This design comes from an exercise in tuning for small area, a short achievable clock period and few clock cycles on the open sky130 flow, not from production work.
In this exercise RTL edits were held to simulation tests only and were not proved equivalent to the original.
Not every run is shown, and edits may drop behaviour that the tests do not exercise.
Power is estimated from default activity; no workload was simulated.

$ cat constraint.sdc
create_clock -name core_clock -period 18.0 [get_ports {clk}]
set_input_delay 3.6000 -clock core_clock [delete_from_list [all_inputs] [get_ports {clk}]]
set_output_delay 3.6000 -clock core_clock [all_outputs]
set_load 0.01 [all_outputs]
$ cat config.mk
export PLATFORM = sky130hd
export DESIGN_NAME = cache
export DESIGN_NICKNAME = cache
export VERILOG_FILES = /design/flow/design.v
export SDC_FILE = /design/flow/constraint.sdc
export NUM_CORES = 4
export LEC_CHECK = 0
export CAP_MARGIN = 20
export CORE_MARGIN = 2
export CORE_UTILIZATION = 25
export PLACE_DENSITY = 0.35
export SETUP_SLACK_MARGIN = 0.3
export SLEW_MARGIN = 20
$ cat run.sh
#!/bin/bash
# synth_recipe.tcl (not shown) runs the flow's synth.tcl, then flattens the netlist and writes it again
# the make line also repeats each setting of config.mk as NAME=value (left out here)
make -C /OpenROAD-flow-scripts/flow DESIGN_CONFIG=/design/flow/config.mk WORK_HOME=/design/flow/orfs CLKGATE_MAP_FILE= SYNTH_SCRIPT=/design/flow/synth_recipe.tcl finish
$ cat design.v
module cache #(
    parameter  LINE_ADDR_LEN = 3,  
    parameter  SET_ADDR_LEN  = 2,  
    parameter  TAG_ADDR_LEN  = 6,  
    parameter  WAY_CNT       = 4   
)(
    input   logic           clk,
    input   logic           rst,
    output  logic           miss,        
    input   logic   [31:0]  addr,        
    input   logic           rd_req,      
    output  logic   [31:0]  rd_data,     
    input   logic           wr_req,      
    input   logic   [31:0]  wr_data,     
    output  logic   [TAG_ADDR_LEN+SET_ADDR_LEN-1:0] mem_addr,
    output  logic                                   mem_rd_req,
    output  logic                                   mem_wr_req,
    output  logic   [32*(1<<LINE_ADDR_LEN)-1:0]     mem_wr_data,
    input   logic   [32*(1<<LINE_ADDR_LEN)-1:0]     mem_rd_data,
    input   logic                                   mem_gnt
);
    localparam NW = 8;       
    localparam NS = 4;       
    localparam NA = 4;       
    localparam NL = NS*NA;   
    logic [31:0] data  [NL][NW];
    logic [5:0]  tags  [NL];
    logic [NL-1:0] valid;
    logic [NL-1:0] dirty;
    logic [5:0]  lru   [NS];
    logic st_look, st_chk, st_rd, st_wb, st_fill;
    logic [5:0]    tag_r;
    logic [NS-1:0] set_r;        
    logic [NW-1:0] wsel_r;       
    logic          we_r;         
    logic          hit_r;
    logic [NL-1:0] sel_r;        
    logic          vdirty_r;     
    logic          miss_r, mem_rd_req_r, mem_wr_req_r;
    logic [7:0]    mem_addr_r;
    logic [255:0]  wb_q;         
    logic [31:0]   rd_q;
    wire req = rd_req | wr_req;
    logic [NL-1:0] hitl;
    always_comb begin
        for (int l = 0; l < NL; l++)
            hitl[l] = valid[l] && tags[l] == addr[12:7] && addr[6:5] == l/NA;
    end
    wire hit = |hitl;
    logic [5:0] m;
    logic [NA-1:0] vict_w;
    logic [NL-1:0] vict;
    always_comb begin
        m = '0;
        for (int s = 0; s < NS; s++) if (set_r[s]) m = m | lru[s];
        vict_w[0] =  m[0] &  m[1] &  m[2];
        vict_w[1] = !m[0] &  m[3] &  m[4];
        vict_w[2] = !m[1] & !m[3] &  m[5];
        vict_w[3] = !m[2] & !m[4] & !m[5];
        for (int l = 0; l < NL; l++) vict[l] = set_r[l/NA] && vict_w[l%NA];
    end
    wire acc_hit = st_chk && hit_r;
    wire accept  = acc_hit || st_fill;
    wire gnt_rd  = st_rd && mem_gnt;
    always_ff @(posedge clk) begin
        if (st_look) begin
            tag_r <= addr[12:7];
            for (int s = 0; s < NS; s++) set_r[s] <= (addr[6:5] == s);
            for (int k = 0; k < NW; k++) wsel_r[k] <= (addr[4:2] == k);
            we_r  <= wr_req;
            hit_r <= hit;
            sel_r <= hitl;
        end else if (st_chk && !hit_r) begin
            sel_r    <= vict;
            vdirty_r <= |(vict & dirty);
        end
    end
    always_ff @(posedge clk) begin
        if (rst) begin
            st_look <= 1'b1;
            st_chk  <= 1'b0;
            st_rd   <= 1'b0;
            st_wb   <= 1'b0;
            st_fill <= 1'b0;
            miss_r  <= 1'b1;
            mem_rd_req_r <= 1'b0;
            mem_wr_req_r <= 1'b0;
        end else begin
            st_look <= (st_look && !req) || accept;
            st_chk  <= st_look && req;
            st_rd   <= (st_chk && !hit_r) || (st_rd && !mem_gnt);
            st_wb   <= (gnt_rd && vdirty_r) || (st_wb && !mem_gnt);
            st_fill <= (gnt_rd && !vdirty_r) || (st_wb && mem_gnt);
            miss_r  <= !((st_look && req && hit) || (gnt_rd && !vdirty_r) || (st_wb && mem_gnt));
            mem_rd_req_r <= (st_look && req && !hit) || (st_chk && !hit_r) || (st_rd && !mem_gnt);
            mem_wr_req_r <= (gnt_rd && vdirty_r) || (st_wb && !mem_gnt);
        end
    end
    assign miss       = miss_r;
    assign mem_rd_req = mem_rd_req_r;
    assign mem_wr_req = mem_wr_req_r;
    logic [5:0] vtag;
    always_comb begin
        vtag = '0;
        for (int l = 0; l < NL; l++) if (sel_r[l]) vtag = vtag | tags[l];
    end
    always_ff @(posedge clk) begin
        if (st_look)
            mem_addr_r <= addr[12:5];
        else if (gnt_rd)
            mem_addr_r[7:2] <= vtag;
    end
    assign mem_addr = mem_addr_r;
    logic [255:0] line_q;
    always_comb begin
        line_q = '0;
        for (int l = 0; l < NL; l++)
            for (int k = 0; k < NW; k++)
                line_q[32*k +: 32] = line_q[32*k +: 32] | (data[l][k] & {32{sel_r[l]}});
    end
    always_ff @(posedge clk) wb_q <= line_q;
    assign mem_wr_data = wb_q;
    logic [31:0] word_c, word_m;
    always_comb begin
        word_c = '0;
        word_m = '0;
        for (int k = 0; k < NW; k++) begin
            word_c = word_c | (line_q[32*k +: 32] & {32{wsel_r[k]}});
            word_m = word_m | (mem_rd_data[32*k +: 32] & {32{wsel_r[k]}});
        end
    end
    always_ff @(posedge clk) rd_q <= st_fill ? word_m : word_c;
    assign rd_data = rd_q;
    logic [31:0] din [NW];
    always_comb begin
        for (int k = 0; k < NW; k++)
            din[k] = (we_r && wsel_r[k]) ? wr_data : mem_rd_data[32*k +: 32];
    end
    wire wr_hit = acc_hit && we_r;
    always_ff @(posedge clk) begin
        for (int l = 0; l < NL; l++)
            for (int k = 0; k < NW; k++)
                if (sel_r[l] && (st_fill || (wr_hit && wsel_r[k])))
                    data[l][k] <= din[k];
    end
    always_ff @(posedge clk) begin
        for (int l = 0; l < NL; l++) begin
            if (rst) begin
                valid[l] <= 1'b0;
                dirty[l] <= 1'b0;
            end else if (st_fill && sel_r[l]) begin
                valid[l] <= 1'b1;
                dirty[l] <= we_r;
            end else if (wr_hit && sel_r[l]) begin
                dirty[l] <= 1'b1;
            end
            if (st_fill && sel_r[l]) tags[l] <= tag_r;
        end
    end
    logic [NA-1:0] acc_w;
    always_comb begin
        for (int w = 0; w < NA; w++) begin
            acc_w[w] = 1'b0;
            for (int s = 0; s < NS; s++) acc_w[w] = acc_w[w] | sel_r[s*NA + w];
        end
    end
    always_ff @(posedge clk) begin
        for (int s = 0; s < NS; s++) begin
            if (rst) begin
                lru[s] <= 6'b111111;
            end else if (accept && set_r[s]) begin
                if (acc_w[0]) lru[s][2:0] <= 3'b000;
                if (acc_w[1]) begin lru[s][0] <= 1'b1; lru[s][4:3] <= 2'b00; end
                if (acc_w[2]) begin lru[s][1] <= 1'b1; lru[s][3] <= 1'b1; lru[s][5] <= 1'b0; end
                if (acc_w[3]) begin lru[s][2] <= 1'b1; lru[s][4] <= 1'b1; lru[s][5] <= 1'b1; end
            end
        end
    end
endmodule
run_1/congestion_map.png
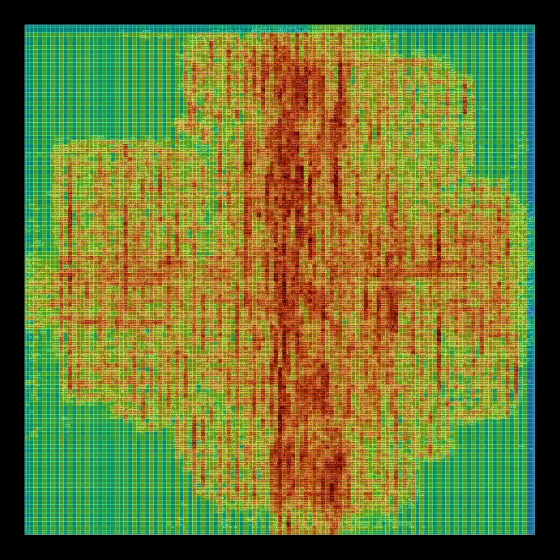
M3 GR Usage: 5.529%
final core utilization: 30.59%

run_1/layers.png
The bar under the picture is 200 um long.
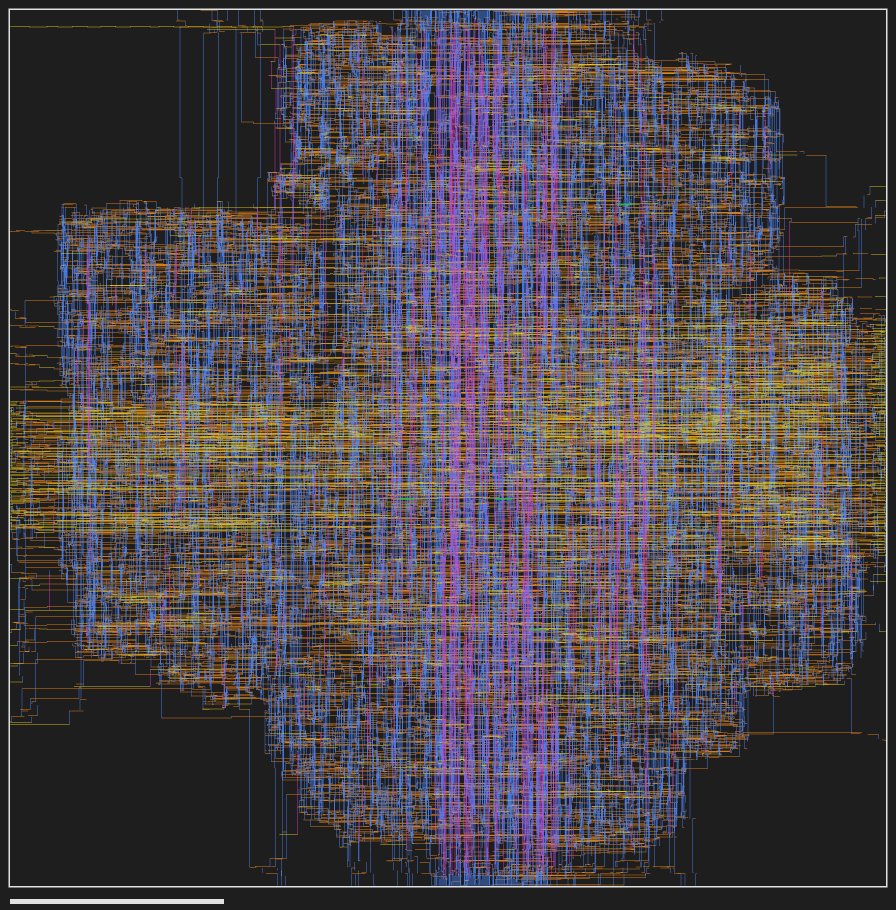
- M3: yellow (wire length 69.2 mm)
- M5: green (wire length 50.6 um)
- M4: magenta (wire length 49.2 mm)
- M2: blue (wire length 373 mm)
- M1: orange (wire length 342 mm)

run_1/clock_wires.png
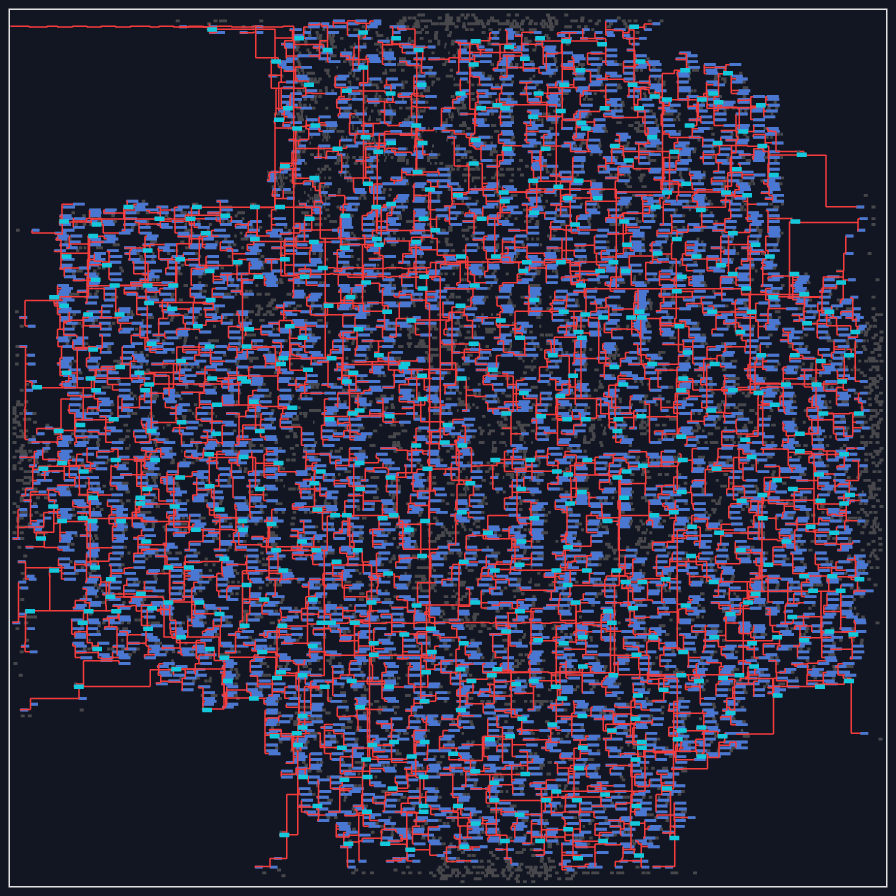
- clock wires: red (length 63.0 mm)
- clock-net drivers: cyan (count 547)
- flip-flops: blue (count 4588)
- flops lie: widely spread
- routed clock nets: 548

-- run 1: state kept, by name, indices dropped and copies added (netlist names), 4 cells and up --
| register | cells |
|---|---|
| lru | 24 |
| set_r | 4 |
| rd_q | 32 |
| data | 4096 |
| mem_addr_r | 8 |
| sel_r | 16 |
| wb_q | 256 |
| tags | 96 |
| wsel_r | 8 |
| dirty | 16 |
| valid | 16 |
| tag_r | 6 |
-- run 1: cell usage in the layout, fill, tap and decap left out, types with 56 or more instances in the layout --
cell                n
a221oi_1          928
a222oi_1           66
a22o_1            976
a22oi_1           308
and3_1             66
buf_4             347
clkbuf_1          150
clkbuf_16         553
clkdlybuf4s50_1   593
clkinv_1           99
clkinv_2           70
dfxtp_1           349
diode_2           162
edfxtp_1         4237
mux2_2            258
nand2_1           106
nand4_1           267
nor2_1             56
nor2b_4           128
xor2_1             83
-- run 1: synthesized netlist by cell type (all sizes together) (66+ instances only) --
master  number  share of area [%]
and3        66               0.25
nor2b      135               0.51
dfxtp      351                4.2
nand4      267                1.0
buf        350                1.1
a222oi      66               0.40
xor2        83               0.44
a221oi     973                5.3
nand2      114               0.26
a22oi      308                1.4
mux2       258                1.7
clkbuf     264               0.60
edfxtp    4237                 77
a22o       976                5.1
==> results.yml, run 1 <==
pwr:
  intPower_mw: 18.65
  pwr-share-clk_pct: 42.5
  total_power_mw: 25.22
final_layout:
  signal_buffer_area_fraction_pct: 4.695
  multi_input_area_um2: 30220
  n_all_inverters: 27
  fillCellCount: 64510
  fin_cells: 19190
  multi_input_area_share_pct: 14.91
  largest_cell_class: "flip-flops and latches"
synth:
  synth-seq-cells: 4588
  synth.yosys.warnings: 5
  synth_xor_area_share_pct: 0.5059
  synth_top_family_by_area: "compound AO/OA/AOI/OAI gates"
  netlist_area_um2: 166200
die:
  die_w_um: 819.4
sta:
  min_period_ps: 6355
  hold_ws_ps: 451.3
  period_share_pct: 35.31
  rsz0062_at_grt: "false"
  worst_pin_slew_ps: 1270
cts:
  cts-root-buf: "clkbuf_16"
  numClockSinks: 4588
place:
  io_buffers: 602
  dp_hpwl_um: 544200
outcome:
  status: "finished clean"
detailed_routing:
  wl_met2_um: 373200
min_path:
  whs_endpoint: "lru[1][4]"
critical_path:
  slowest_delay_ps: 960
  crit_start: "wb_q[190]"
  crit_path_end: "mem_wr_data[190]"
global_route:
  grt_first_pass_wirelength_um: 1058000
Testbench counts for the RTL of run 1, summed over its fixed seeds: cycles 130,394.
==> run 1 -> run 2 <==
==> flow/run.sh (new file) <==
#!/bin/bash
# Layout flow: the standard flow (standard.sh, unchanged synthesis, same SDC and
# clock period) with two changes to how the layout is made:
#  - timing repair aims at a larger setup margin, so that repair works on the
#    paths that set the achieved period (the clock period itself is unchanged);
#  - the port buffers inserted for every input and output are plain buf_2 cells.
# The make output goes to flow_make.log; each ORFS step writes its own log under orfs/logs.
set -euo pipefail
bash standard.sh \
  SETUP_SLACK_MARGIN=13 \
  "BUFFER_PORTS_ARGS=-buffer_cell sky130_fd_sc_hd__buf_2" \
  finish > flow_make.log 2>&1
==> standard.sh (new file) <==
#!/bin/bash
# synth_recipe.tcl (not shown) runs the flow's synth.tcl, then flattens the netlist and writes it again
# the make line also repeats each setting of config.mk as NAME=value (left out here)
make -C /OpenROAD-flow-scripts/flow DESIGN_CONFIG=/design/flow/config.mk WORK_HOME=/design/flow/orfs CLKGATE_MAP_FILE= SYNTH_SCRIPT=/design/flow/synth_recipe.tcl "${@:-finish}"
--- a/config.mk
+++ b/config.mk
@@ -7,7 +7,8 @@
 export LEC_CHECK = 0
 export CAP_MARGIN = 20
 export CORE_MARGIN = 2
-export CORE_UTILIZATION = 25
-export PLACE_DENSITY = 0.35
-export SETUP_SLACK_MARGIN = 0.3
+export CORE_UTILIZATION = 50
+export CTS_CLUSTER_DIAMETER = 100
+export CTS_CLUSTER_SIZE = 25
+export PLACE_DENSITY = 0.6
 export SLEW_MARGIN = 20
removed: run.sh
==> run 2 against run 1 <==
Total power is 21% lower. Area after synthesis stayed put. Clock-buffer cell count is 356 lower. Worst hold slack better by 4.7 ps. Combinational power decreased by 9.9%. Die area fell by 50%. Register-to-register slack improved by 1000 ps. Largest power group unchanged.
==> results.yml, run 2 <==
outcome:
  status: "finished clean"
place:
  dp_hpwl_um: 421800
  io_buffers: 602
die:
  initial_utilization_pct: 50.29
  ios: 624
  die_w_um: 580.6
detailed_routing:
  drt_iter0_drc: 18860
  wl_met3_um: 93680
  drc_errors: 0
critical_path:
  crit_start: "wb_q[168]"
  slowest_delay_ps: 520
final_layout:
  largest_register_ffs: 4096
  final_cell_mix: "edfxtp_1, a22o_1, a221oi_1"
  largest_register: "data"
  final_common_cell: "edfxtp_1"
  multi_input_area_share_pct: 16.42
  n_all_inverters: 27
  reg_top3: "data (4096), wb_q (256), tags (96)"
  signal_buffer_area_fraction_pct: 3.786
  fillCellCount: 25280
  multi_input_area_um2: 30250
  largest_cell_class: "flip-flops and latches"
  sh_seq_area_pct: 73.08
synth:
  synth.area.top_cells: "edfxtp_1, a22o_1, a221oi_1"
  yosys-top-cells-count: "edfxtp_1, a22o_1, a221oi_1, dfxtp_1, a22oi_1"
  synth_most_common_cell: "edfxtp_1"
  synth_top_area_cell: "edfxtp_1"
  netlist_area_um2: 166200
  synth.yosys.warnings: 5
  synth-seq-cells: 4588
  synth.top_cell.area_share_pct: 76.55
sta:
  min_period_ps: 5259
  finalSetupTns_ps: 0
  rsz0062_at_grt: "true"
  worst_pin_slew_ps: 1468
pwr:
  pwr-share-clk_pct: 28.2
  intPower_mw: 14.71
  pg_clk_mw: 5.58
  powerSeq_mw: 12.0
cts:
  numClockSinks: 4588
  cts-root-buf: "clkbuf_16"
global_route:
  busiest_layer: "met2"
  grt_first_pass_wirelength_um: 870300
min_path:
  hp-class: "register to register"
[run 2: final timing paths]
kind	end	cells past startpoint	slack [ps]
setup / recovery	mem_wr_data[168]	1	12740
hold / removal	lru[2][2]	2	460
setup reg to reg	rd_q[6]	10	12820
hold reg to reg	lru[2][2]	2	460
[run 2: logic make-up after synthesis]
group | count (synthesis) | share of synthesized area [%]
simple gates | 751 | 2.596
mux | 258 | 1.748
flops | 4588 | 80.78
xor+xnor | 96 | 0.5059
compound gates | 2441 | 12.67
buf+inv | 641 | 1.710
[run 2: through the flow]
stage / cells / hold WS, ps / cell area (um2) / power, mW / setup WS (ps)
6_report: 14120 / 456.0 / 184300 / 19.81 / 12740
3_5_place_dp: 13430 / 439.4 / 175700 / 14.27 / 12280
3_3_place_gp: 13420 / 434.6 / 175600 / 14.24 / 12290
2_1_floorplan: 8775 / 422.2 / 166200 / 13.10 / 13030
4_1_cts: 13810 / 454.8 / 183000 / 19.64 / 12780
5_1_grt: 13910 / 473.0 / 183700 / 20.11 / 12770
[run 2: worst register-to-register path, delay by kind of cell, from the launching register on]
family,cells,cell delay [ps]
buf+inv,5,2070
flops,1,370
simple gates,1,810
compound gates,4,1750
run_2/port_trees.png
The bar under the picture is 200 um long.
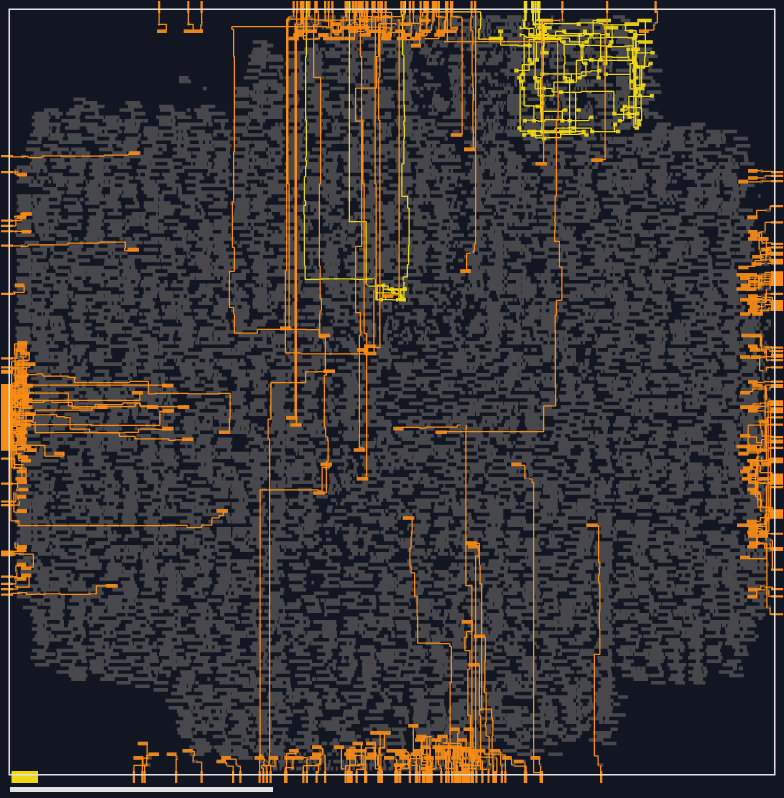
- `addr`: yellow (bits 32; direction input; edge 21 south, 11 north; end cells 124; buffers 11; wire 3330 um)
- `mem_wr_data`: orange (bits 256; direction output; edge 74 south, 70 east, 59 west, 53 north; end cells 256; buffers 256; wire 14400 um)

run_2/congestion_map.png
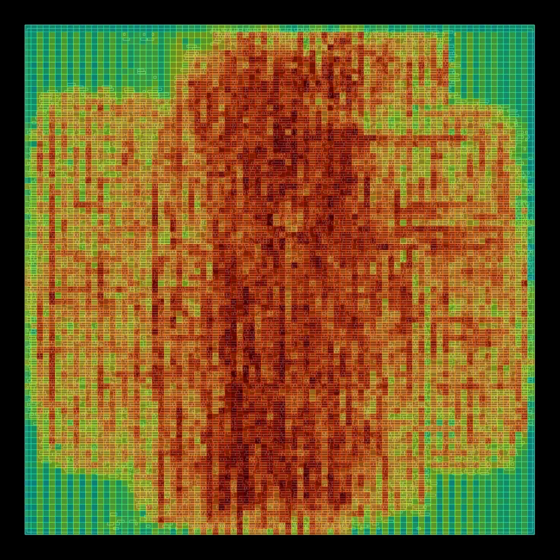
final core utilization: 55.75%
M3 GR Usage: 13.91%
GRT Total Usage: 38.87%
met2 Use GR: 54.29%

==> run 2 -> run 3 <==
--- a/design.v
+++ b/design.v
@@ -104,11 +104,14 @@
         vtag = '0;
         for (int l = 0; l < NL; l++) if (sel_r[l]) vtag = vtag | tags[l];
     end
+    logic [1:0] set_b;
+    assign set_b = {set_r[3] | set_r[2], set_r[3] | set_r[1]};
+    wire wb_next = (gnt_rd && vdirty_r) || (st_wb && !mem_gnt);
     always_ff @(posedge clk) begin
         if (st_look)
             mem_addr_r <= addr[12:5];
-        else if (gnt_rd)
-            mem_addr_r[7:2] <= vtag;
+        else
+            mem_addr_r <= {wb_next ? vtag : tag_r, set_b};
     end
     assign mem_addr = mem_addr_r;
     logic [255:0] line_q;
--- a/config.mk
+++ b/config.mk
@@ -7,8 +7,8 @@
 export LEC_CHECK = 0
 export CAP_MARGIN = 20
 export CORE_MARGIN = 2
-export CORE_UTILIZATION = 50
+export CORE_UTILIZATION = 35
 export CTS_CLUSTER_DIAMETER = 100
 export CTS_CLUSTER_SIZE = 25
-export PLACE_DENSITY = 0.6
+export PLACE_DENSITY = 0.45
 export SLEW_MARGIN = 20
==> run 3 against run 2 <==
Still clean on timing, DRC and antenna. Routed wire length is 10% higher. Flip-flop and latch count unchanged. Final area up 1.3%. Synthesized cell count is 0.56% lower. Register-to-register slack is essentially flat. Critical path depth stayed put. Setup slack got worse by 2.3 ps. Critical path type unchanged. Critical endpoint is now rd_data[22].
==> results.yml, run 3 <==
sta:
  layout_setup_ws_ps: 12740
  worst_pin_slew_ps: 1349
  min_period_ps: 5261
  rsz0062_at_grt: "true"
  finalSetupTns_ps: 0
final_layout:
  largest_register_ffs: 4096
  fin_cells: 15840
  fin_area_um2: 186700
  multi_input_area_um2: 30140
  reg_top3: "data (4096), wb_q (256), tags (96)"
  sh_seq_area_pct: 72.10
  signal_buffer_area_fraction_pct: 3.915
  final_common_cell: "edfxtp_1"
  largest_cell_class: "flip-flops and latches"
  n_all_inverters: 23
  fillCellCount: 42600
  multi_input_area_share_pct: 16.14
  final_cell_mix: "edfxtp_1, a22o_1, a221oi_1"
  final_util_pct: 39.58
synth:
  yosys.area_share.simple_pct: 2.367
  synth_most_common_cell: "edfxtp_1"
  synth_mux_area_share_pct: 1.736
  synth_compound_area_share_pct: 12.86
  netlist_area_um2: 166100
  synth-seq-cells: 4588
  synth.top_cell.area_share_pct: 76.47
  synth_top_family_by_area: "compound AO/OA/AOI/OAI gates"
  synth_top_area_cell: "edfxtp_1"
  synth_fa_ha_area_share_pct: 0
  synth.area.top_cells: "edfxtp_1, a22o_1, a221oi_1"
  yosys-top-cells-count: "edfxtp_1, a22o_1, a221oi_1, dfxtp_1, clkbuf_1"
  synth_xor_area_share_pct: 0.5063
  synth.yosys.warnings: 5
place:
  post_dp_cell_area_um2: 177900
  io_buffers: 602
  dp_cells: 15260
min_path:
  hold_depth: 2
  hp-class: "register to register"
outcome:
  status: "finished clean"
global_route:
  met3_usage_pct: 8.876
  grt_first_pass_wirelength_um: 943600
  grt_use_total_pct: 29.67
  busiest_layer: "met2"
cts:
  numClockSinks: 4588
  cts-root-buf: "clkbuf_16"
critical_path:
  slowest_delay_ps: 470
  crit_start: "rd_q[22]"
  ff2ff_path_depth: 10
  crit_path_end: "rd_data[22]"
  r2r_slack_ps: 12810
die:
  ios: 624
  initial_utilization_pct: 35.20
  die_w_um: 692.8
detailed_routing:
  drt_iter0_drc: 16740
pwr:
  total_power_mw: 20.10
Testbench counts for the RTL of run 3, summed over its fixed seeds: cycles 130,394.
-- run 3: cell types whose count changed in the layout (fill, tap and decap cells not counted), moves of 26 or more --
cell      change
and3_1       -58
dfxtp_2      +26
a22o_1      +136
buf_4        +31
buf_2        -36
dfxtp_1      -26
buf_6        +36
a221oi_1    +150
diode_2     -110
a22oi_1     -267
-- run 3: cell families (layout without fill, tap and decap cells) --
group / after synthesis / after routing
other: 0 / 183
DFF: 4588 / 4588
and+or+nand+nor: 692 / 692
xor gates and xnor gates: 96 / 96
AOI/OAI and AO/OA: 2456 / 2456
muxes: 256 / 256
buffers and inverters: 638 / 1347
-- run 3: metal layers --
metal | vias up | routed length [um]
li1 | 38470 | -
met1 | 55200 | 282400
met2 | 7155 | 326300
met3 | 1211 | 86550
met4 | 54 | 43320
met5 | - | 345
-- run 3: where the power goes --
group          total, mW  leakage [nW]  internal, mW  switching [mW]
Combinational       2.37          13.9         0.599            1.77
Clock               5.78          3.00          2.30            3.48
Sequential          12.0          41.0          11.9          0.0933
Total               20.1          57.9          14.8            5.35
-- run 3: what timing repair did --
action	in CTS	in global routing
resized for setup	409	130
setup buffers	10	0
pin swaps	9	0
gates cloned	0	0
endpoints found under the setup margin	310	299
run_3/layers.png
The bar under the picture is 200 um long.
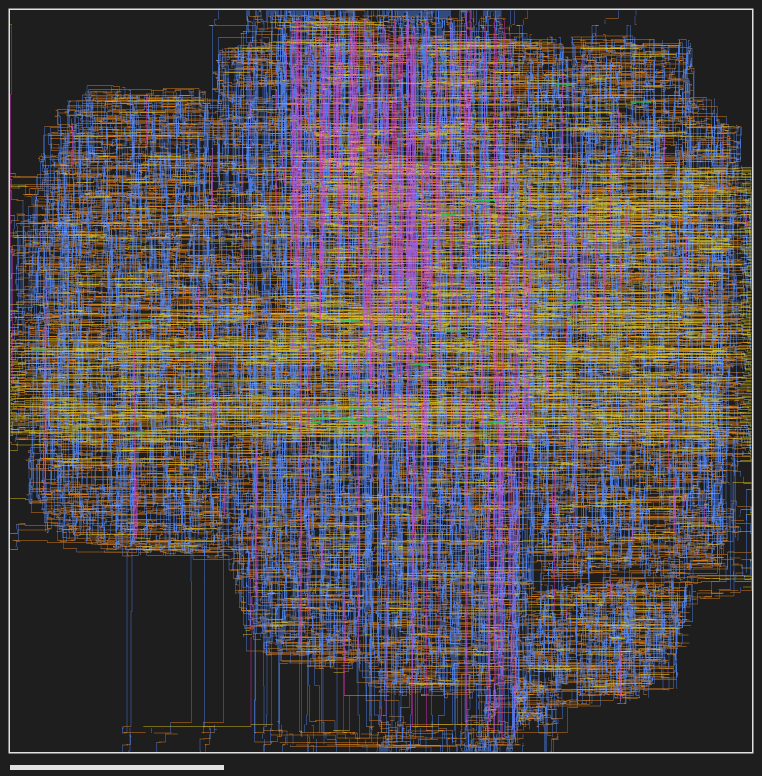
- M5: green (wire length 345 um)
- M1: orange (wire length 282 mm)
- M3: yellow (wire length 86.5 mm)
- M2: blue (wire length 326 mm)
- M4: magenta (wire length 43.3 mm)

run_3/congestion_map.png
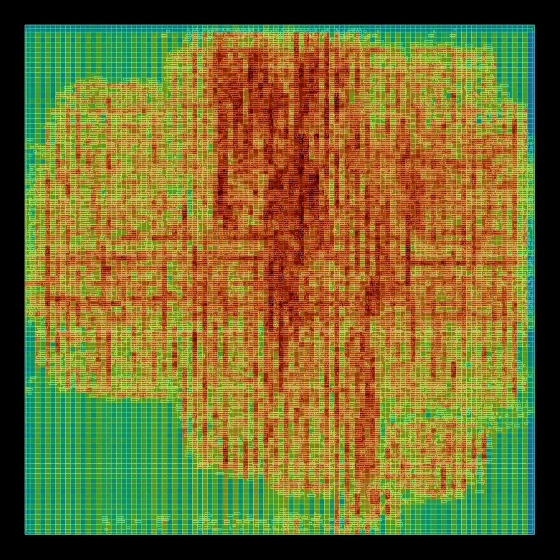
met2 Use GR: 44.53%
routed len/inst: 46.64 um

==> run 3 -> run 4 <==
--- a/flow/run.sh
+++ b/flow/run.sh
@@ -7,6 +7,6 @@
 # The make output goes to flow_make.log; each ORFS step writes its own log under orfs/logs.
 set -euo pipefail
 bash standard.sh \
-  SETUP_SLACK_MARGIN=13 \
+  SETUP_SLACK_MARGIN=12.8 \
   "BUFFER_PORTS_ARGS=-buffer_cell sky130_fd_sc_hd__buf_2" \
   finish > flow_make.log 2>&1
==> run 4 against run 3 <==
Still clean on timing, DRC and antenna. Setup slack got worse by 210 ps. Clock skew shrank 14 ps. Global-route usage shrank 0.22 points. Critical path type is now register to register. Critical endpoint is now rd_q[27]. Highest routed layer unchanged.
==> results.yml, run 4 <==
outcome:
  status: "finished clean"
final_layout:
  multi_input_area_share_pct: 16.23
  fillCellCount: 42640
  multi_input_area_um2: 30130
  largest_register_ffs: 4096
sta:
  rsz0062_at_grt: "true"
  hold_ws_ps: 451.5
synth:
  synth.yosys.warnings: 5
  yosys.area_share.simple_pct: 2.367
  synth_top_family_by_area: "compound AO/OA/AOI/OAI gates"
  synth-seq-cells: 4588
  synth.top_cell.area_share_pct: 76.47
  netlist_area_um2: 166100
  synth_fa_ha_area_share_pct: 0
  synth_compound_area_share_pct: 12.86
  yosys-top-cells-count: "edfxtp_1, a22o_1, a221oi_1, dfxtp_1, clkbuf_1"
cts:
  numClockSinks: 4588
pwr:
  intPower_mw: 14.77
  power.group.top: "sequential cells"
min_path:
  whs_endpoint: "lru[1][5]"
  hp-class: "register to register"
place:
  dp_hpwl_um: 481000
  post_dp_cell_area_um2: 178000
die:
  die_w_um: 692.8
  initial_utilization_pct: 35.20
critical_path:
  slowest_delay_ps: 1370
[run 4: changes by cell type in the layout (fill, tap and decap cells not counted), sizes merged]
cell and change:
clkbuf -8, inv +1, buf +17, clkinvlp +2, diode -21, bufinv +1
clkinv +3
[run 4: layer usage]
layer	routed length, um	up-vias	global-route usage (%)
li1	-	38500	-
met1	283300	55120	38.74
met2	324300	6886	44.17
met3	89480	988	10.14
met4	34040	84	12.64
met5	976	-	0.9101
[run 4: how the worst max path moves through the flow]
| stage | from | endpoint | slack, ps | cells past startpoint |
|---|---|---|---|---|
| 2_1_floorplan | addr[10] | hit_r | 12930 | 7 |
| 3_3_place_gp | addr[7] | miss_r | 12220 | 7 |
| 3_5_place_dp | addr[7] | mem_rd_req_r | 12260 | 7 |
| 4_1_cts | wb_q[74] | mem_wr_data[74] | 12660 | 1 |
| 5_1_grt | wb_q[74] | mem_wr_data[74] | 12720 | 1 |
| 6_report | sel_r[5] | rd_q[27] | 12530 | 9 |
[run 4: worst register-to-register path, cell delays in order, from the launching register on]
cell      delay (ps)
edfxtp_1         570
buf_4            380
buf_4            430
buf_4            470
buf_4            390
a22o_1           300
a221oi_1         250
nand4_1          940
a221oi_1        1390
a31oi_1          180
run_4/clock_wires.png
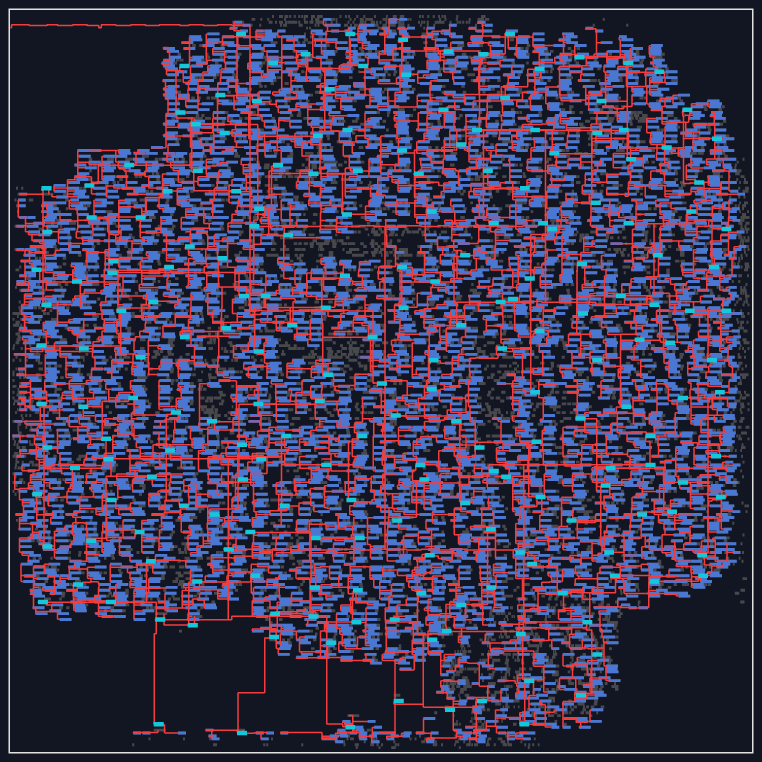
worst-skew pair later-pin latency: 1020 ps
P_clk: 5.87 mW
Setup Skew: 104.3 ps

run_4/closeup.png
The bar under the picture is 10 um long. Region (326, 188) to (366, 228) um. Cells in grey, sequential cells in the stronger grey; small squares are vias.
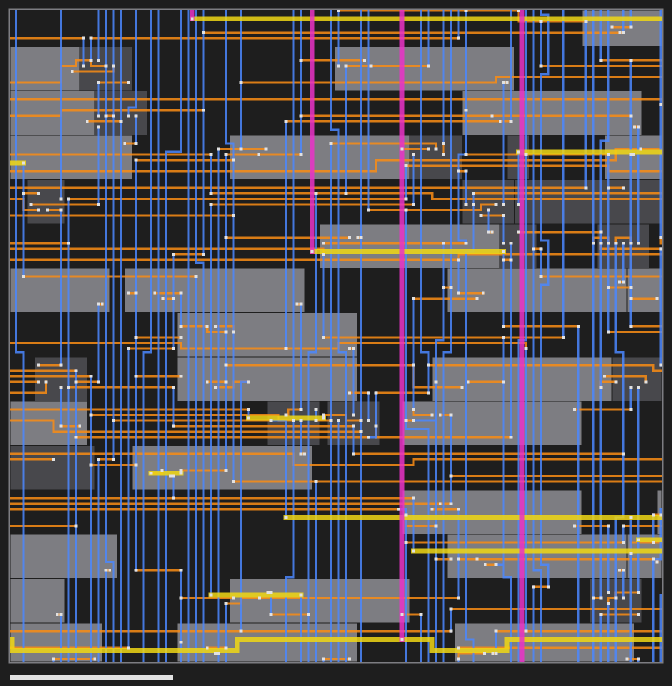
- M1: orange
- M2: blue
- M4: magenta
- M3: yellow
- sequential cells in the window: 20
- most frequent: edfxtp_1 (20), a221oi_1 (5), a22o_1 (5)
- netlist names of flops here include: `data` (20)
- cells with their middle in the window: 35

==> run 4 -> run 5 <==
--- a/config.mk
+++ b/config.mk
@@ -5,10 +5,10 @@
 export SDC_FILE = /design/flow/constraint.sdc
 export NUM_CORES = 4
 export LEC_CHECK = 0
-export CAP_MARGIN = 20
+export CAP_MARGIN = 10
 export CORE_MARGIN = 2
 export CORE_UTILIZATION = 35
 export CTS_CLUSTER_DIAMETER = 100
 export CTS_CLUSTER_SIZE = 25
 export PLACE_DENSITY = 0.45
-export SLEW_MARGIN = 20
+export SLEW_MARGIN = 10
==> run 5 against run 4 <==
Still clean on timing, DRC and antenna. Clock skew decreased by 9.6 ps. Final cell count unchanged. Total power hardly changed.
==> results.yml, run 5 <==
synth:
  synth_compound_area_share_pct: 12.86
  synth.area.top_cells: "edfxtp_1, a22o_1, a221oi_1"
  synth_xor_area_share_pct: 0.5063
  synth_top_area_cell: "edfxtp_1"
  netlist_area_um2: 166100
  synth_mux_area_share_pct: 1.736
  yosys.area_share.simple_pct: 2.367
  synth_fa_ha_area_share_pct: 0
  synth.top_cell.area_share_pct: 76.47
  synth_most_common_cell: "edfxtp_1"
  synth_top_family_by_area: "compound AO/OA/AOI/OAI gates"
  yosys-top-cells-count: "edfxtp_1, a22o_1, a221oi_1, dfxtp_1, clkbuf_1"
  synth.yosys.warnings: 5
critical_path:
  slowest_delay_ps: 1440
  critPathCaptureType: "register"
  crit_start: "sel_r[5]"
pwr:
  total_power_mw: 20.13
  pwr-share-clk_pct: 29.1
  intPower_mw: 14.78
  combPwrFrac_pct: 11.6
  switching_power_mw: 5.344
  netSwitchingFraction_pct: 26.55
sta:
  min_period_ps: 5411
  finalClockSkew_ps: 94.70
  worst_pin_slew_ps: 1383
  finalSetupTns_ps: 0
  rsz0062_at_grt: "true"
  layout_setup_ws_ps: 12590
cts:
  numClockSinks: 4588
  cts-root-buf: "clkbuf_16"
  cts_resized: 170
  cts_setup_buffers: 0
  clk-insertion-delay-late_ps: 1070
final_layout:
  fin_cells: 15840
  largest_register_ffs: 4096
  final_cell_mix: "edfxtp_1, a22o_1, a221oi_1"
  final_common_cell: "edfxtp_1"
  largest_register: "data"
  final_util_pct: 39.29
  reg_top3: "data (4096), wb_q (256), tags (96)"
  fillCellCount: 42750
detailed_routing:
  wire_per_inst_um: 46.21
  drc_errors: 0
global_route:
  grt_use_total_pct: 29.40
  grt_first_pass_wirelength_um: 938000
place:
  place_ws_ps: 12230
  dp_cells: 15280
  post_dp_cell_area_um2: 178000
  dp_hpwl_um: 481000
die:
  die_w_um: 692.8
  initial_utilization_pct: 35.20
min_path:
  hp-class: "register to register"
outcome:
  status: "finished clean"
-- run 5: cell type report --
cell class                      instances  area, um2  share of cell area [%]
Multi-Input combinational cell       3500      30130                   16.26
Timing Repair Buffer                  945       6098                   3.291
Tap cell                             6223       7786                   4.201
Clock buffer                          365       5964                   3.218
Sequential cell                      4588     134400                   72.52
Antenna cell                          166      415.4                  0.2241
Inverter                               23      86.33                 0.04658
Clock inverter                         26      457.9                  0.2471
-- run 5: power by group through the flow --
stage,clock network [mW],registers [mW],logic (mW)
after floorplan,0,12.2,0.947
after global placement,0,12.2,2.24
after detailed placement,0,12.2,2.25
after CTS,5.92,11.9,2.27
after global routing,6.25,11.9,2.34
final,5.85,11.9,2.34
-- run 5: routing by layer --
metal | share of wire [%] | track usage (%)
met1 | 39 | 38.90
met2 | 44 | 43.89
met3 | 12 | 9.549
met4 | 5.2 | 13.42
met5 | 0.18 | 1.210
-- run 5: path summary, 6_finish.rpt --
check / depth (start not counted) / endpoint / slack [ps]
setup / recovery: 9 / rd_q[27] / 12590
hold / removal: 2 / lru[1][2] / 450
setup reg to reg: 9 / rd_q[27] / 12590
hold reg to reg: 2 / lru[1][2] / 450
run_5/layers.png
The bar under the picture is 200 um long.
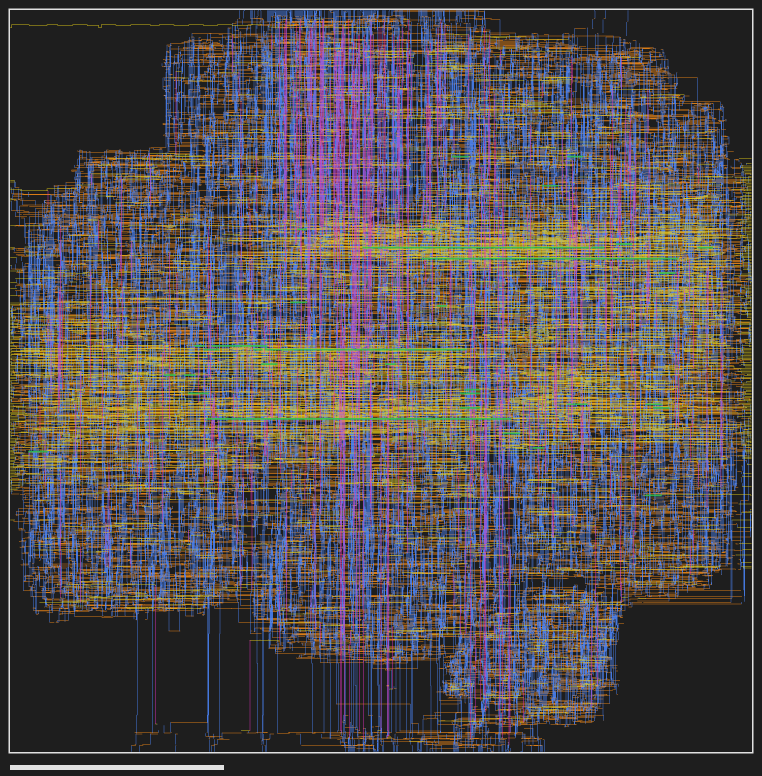
- M1: orange (wire length 282 mm)
- M5: green (wire length 1340 um)
- M3: yellow (wire length 89.1 mm)
- M2: blue (wire length 322 mm)
- M4: magenta (wire length 37.8 mm)

run_5/port_trees.png
The bar under the picture is 200 um long.
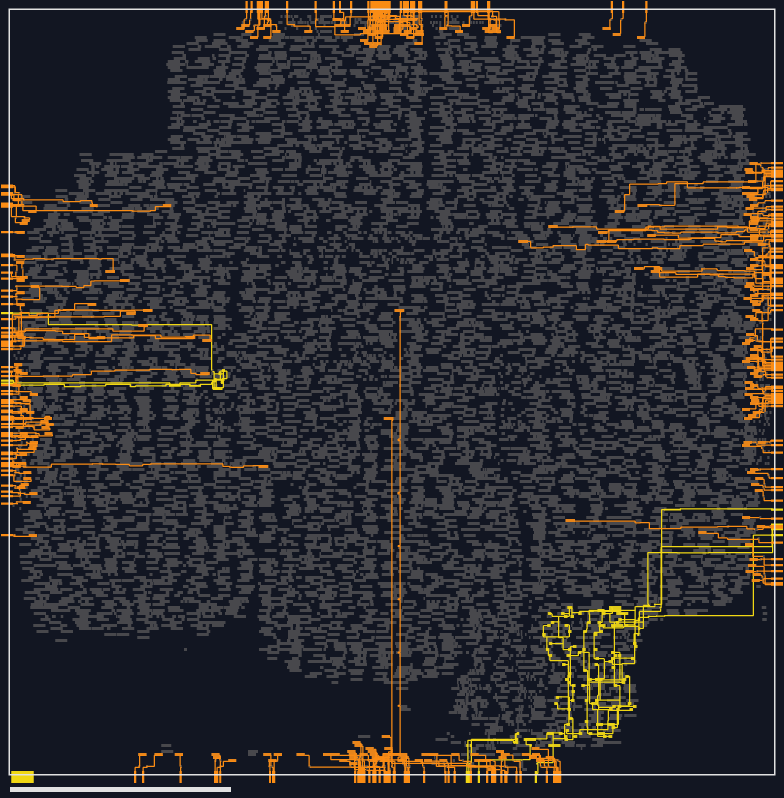
# IOs: 624
I/O Buffers: 602

==> run 5 -> run 6 <==
--- a/flow/run.sh
+++ b/flow/run.sh
@@ -7,6 +7,6 @@
 # The make output goes to flow_make.log; each ORFS step writes its own log under orfs/logs.
 set -euo pipefail
 bash standard.sh \
-  SETUP_SLACK_MARGIN=12.8 \
+  SETUP_SLACK_MARGIN=13 \
   "BUFFER_PORTS_ARGS=-buffer_cell sky130_fd_sc_hd__buf_2" \
   finish > flow_make.log 2>&1
==> run 6 against run 5 <==
The layout now fails its checks (slew limit). Global-route usage is 0.30 points higher. Critical path depth is 8 lower. Setup slack better by 140 ps. Total power hardly changed. Sequential power hardly changed. Routed wire length is 0.86% higher. Area after synthesis stayed put. Register-to-register slack better by 230 ps. Largest power group unchanged.
==> results.yml, run 6 <==
outcome:
  status: "complete, but fails checks"
  violations: "slew limit"
sta:
  period_share_pct: 29.26
  drv_slew: 1
  hold_ws_ps: 455.3
  min_period_ps: 5267
final_layout:
  final_cell_mix: "edfxtp_1, a22o_1, a221oi_1"
  final_util_pct: 39.59
  fin_area_um2: 186700
  reg_top3: "data (4096), wb_q (256), tags (96)"
  seqCellArea_um2: 134600
  fillCellCount: 42590
die:
  ios: 624
pwr:
  pwr-share-clk_pct: 28.9
  p_seq_share_pct: 59.4
  power.group.top: "sequential cells"
  netSwitchingFraction_pct: 26.52
  powerSeq_mw: 12.0
  pg_clk_mw: 5.81
  switching_power_mw: 5.338
  combinationalPower_mw: 2.37
  intPower_mw: 14.79
min_path:
  whs_endpoint: "lru[2][2]"
place:
  dp_hpwl_um: 480800
  dp_cells: 15260
detailed_routing:
  wire_per_inst_um: 46.65
  wl_met2_um: 326700
critical_path:
  critPathCaptureType: "output pin"
global_route:
  grt_first_pass_wirelength_um: 944300
  busiest_layer: "met2"
  grtUsageMet1_pct: 39.11
cts:
  numClockSinks: 4588
  cts_setup_buffers: 9
synth:
  yosys-top-cells-count: "edfxtp_1, a22o_1, a221oi_1, dfxtp_1, clkbuf_1"
  synth.area.top_cells: "edfxtp_1, a22o_1, a221oi_1"
  synth_fa_ha_area_share_pct: 0
  synth_compound_area_share_pct: 12.86
  netlist_area_um2: 166100
  synth_xor_area_share_pct: 0.5063
  synth.top_cell.area_share_pct: 76.47
  yosys.area_share.simple_pct: 2.367
  synth-seq-cells: 4588
==> run 6: cell types whose count changed in the layout (fill, tap and decap cells not counted), moves of 10 or more <==
cell     previous run  this run
buf_2             550       376
buf_12             16        26
dfxtp_1           296       131
buf_6              48       230
buf_4             330       304
dfxtp_2            11       159
dfxtp_4            52        69
==> run 6: cell type report <==
type / instances / share of cell area (%)
diodes: 159 / 0.2131
clock buffers: 363 / 3.147
inverters: 23 / 0.04623
repair buffers: 937 / 3.911
multi-input cells: 3500 / 16.14
clock inverters: 29 / 0.2694
well taps: 6223 / 4.170
flip-flops and latches: 4588 / 72.10
==> run 6: worst max path at each step <==
stage               startpoint     endpoint  slack (ps)  cells after the start
finish                rd_q[23]  rd_data[23]       12730                      1
floorplan             addr[12]        hit_r       12980                      7
detailed placement     addr[8]        hit_r       12280                      6
global route          rd_q[23]  rd_data[23]       12740                      1
CTS                   rd_q[23]  rd_data[23]       12700                      1
global placement       addr[8]        hit_r       12230                      6
==> run 6: worst min-delay path, delay by kind of cell, from the launching register on <==
kind,cells,cell delay (ps)
and+or+nand+nor,2,100
DFF,1,320
run_6/layers.png
The bar under the picture is 200 um long.
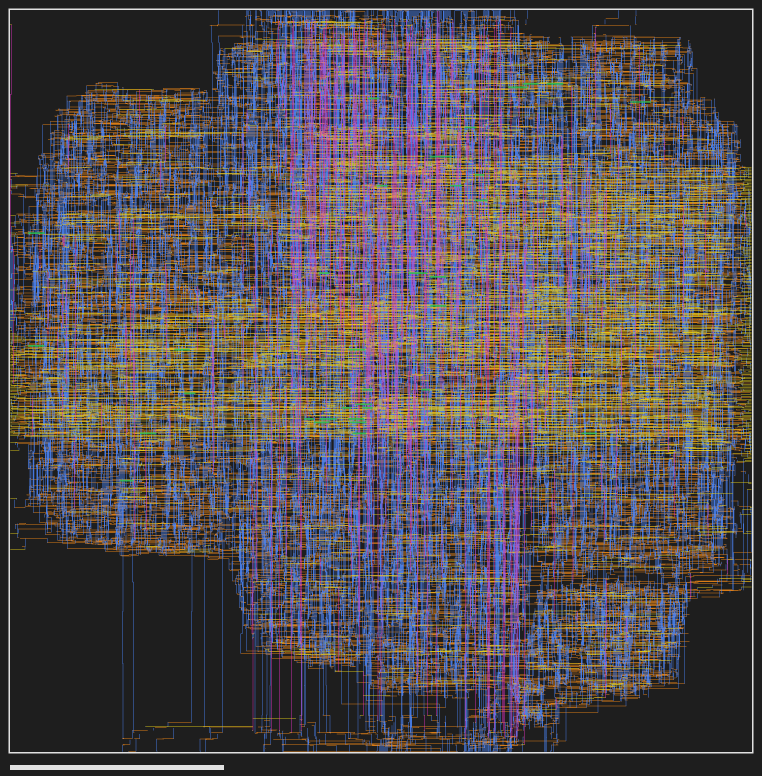
- M2: blue (wire length 327 mm)
- M3: yellow (wire length 87.9 mm)
- M5: green (wire length 398 um)
- M4: magenta (wire length 41.8 mm)
- M1: orange (wire length 281 mm)

run_6/port_trees.png
The bar under the picture is 200 um long.
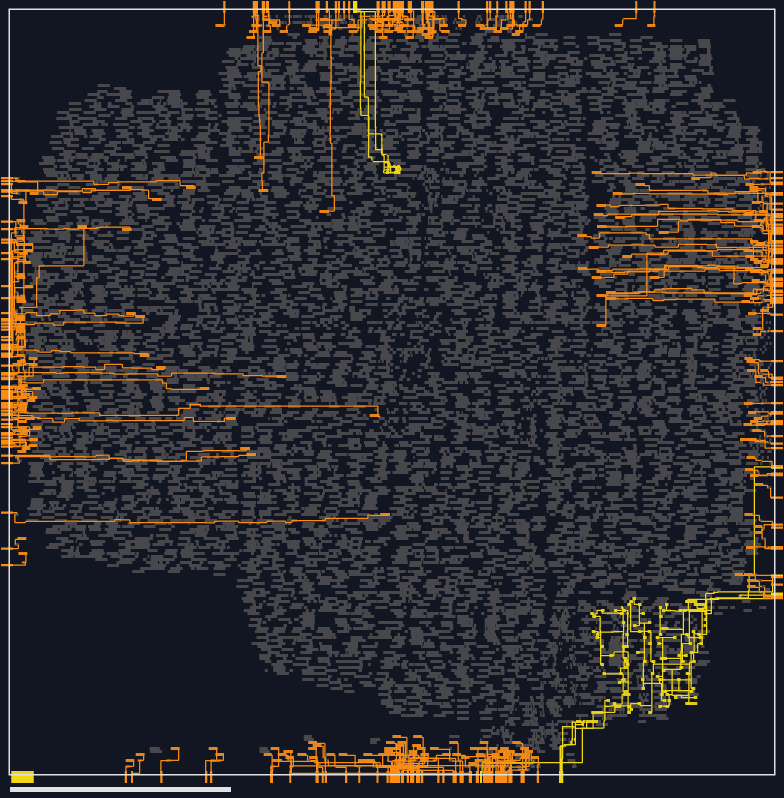
- `mem_wr_data`: orange (bits 256; direction output; edge 72 east, 65 south, 64 west, 55 north; end cells 256; buffers 256; wire 13700 um)
- `addr`: yellow (bits 32; direction input; edge 25 south, 4 east, 3 north; end cells 124; buffers 11; wire 3030 um)

==> what the ideal ports hide <==
The results above use ideal ports. As a check the final layouts listed here were re-extracted and re-timed, cells and wires unchanged. Step 1: set_driving_cell puts a clkbuf_16 on clk and a buf_2 on each other input, an assumption about the parent block. Step 2 adds t to the input delays and takes it off the output delays; t is the mean of the earliest and latest rising clock arrival at the registers after step 1. Input paths then give back, and output paths get back, about the clock's delay inside the block. Three values: ideal ports, drivers, drivers and shift; two values: the first two.
run | t (ns) | setup slack, ns | worst hold slack (ns) | worst setup path after step 2 | worst register clock-pin slew, ns
run 1 | 1.232 | 11.645 / 11.499 / 11.489 | 0.451 / 0.451 / 0.451 | input to register | 0.07 / 0.07
run 2 | 1.054 | 12.741 / 12.630 / 12.178 | 0.456 / 0.456 / 0.456 | input to register | 0.11 / 0.11
run 3 | 1.114 | 12.739 / 12.614 / 12.185 | 0.457 / 0.457 / 0.457 | input to register | 0.11 / 0.11
run 4 | 1.120 | 12.527 / 12.527 / 12.035 | 0.451 / 0.451 / 0.451 | input to register | 0.11 / 0.11
run 5 | 1.119 | 12.589 / 12.545 / 12.051 | 0.452 / 0.452 / 0.452 | input to register | 0.11 / 0.11
run 6 | 1.129 | 12.733 / 12.605 / 12.196 | 0.455 / 0.455 / 0.455 | input to register | 0.11 / 0.11
The setup slack of run 2, which loses most, moves by -0.111 ns with the drivers and by -0.563 ns with both steps.
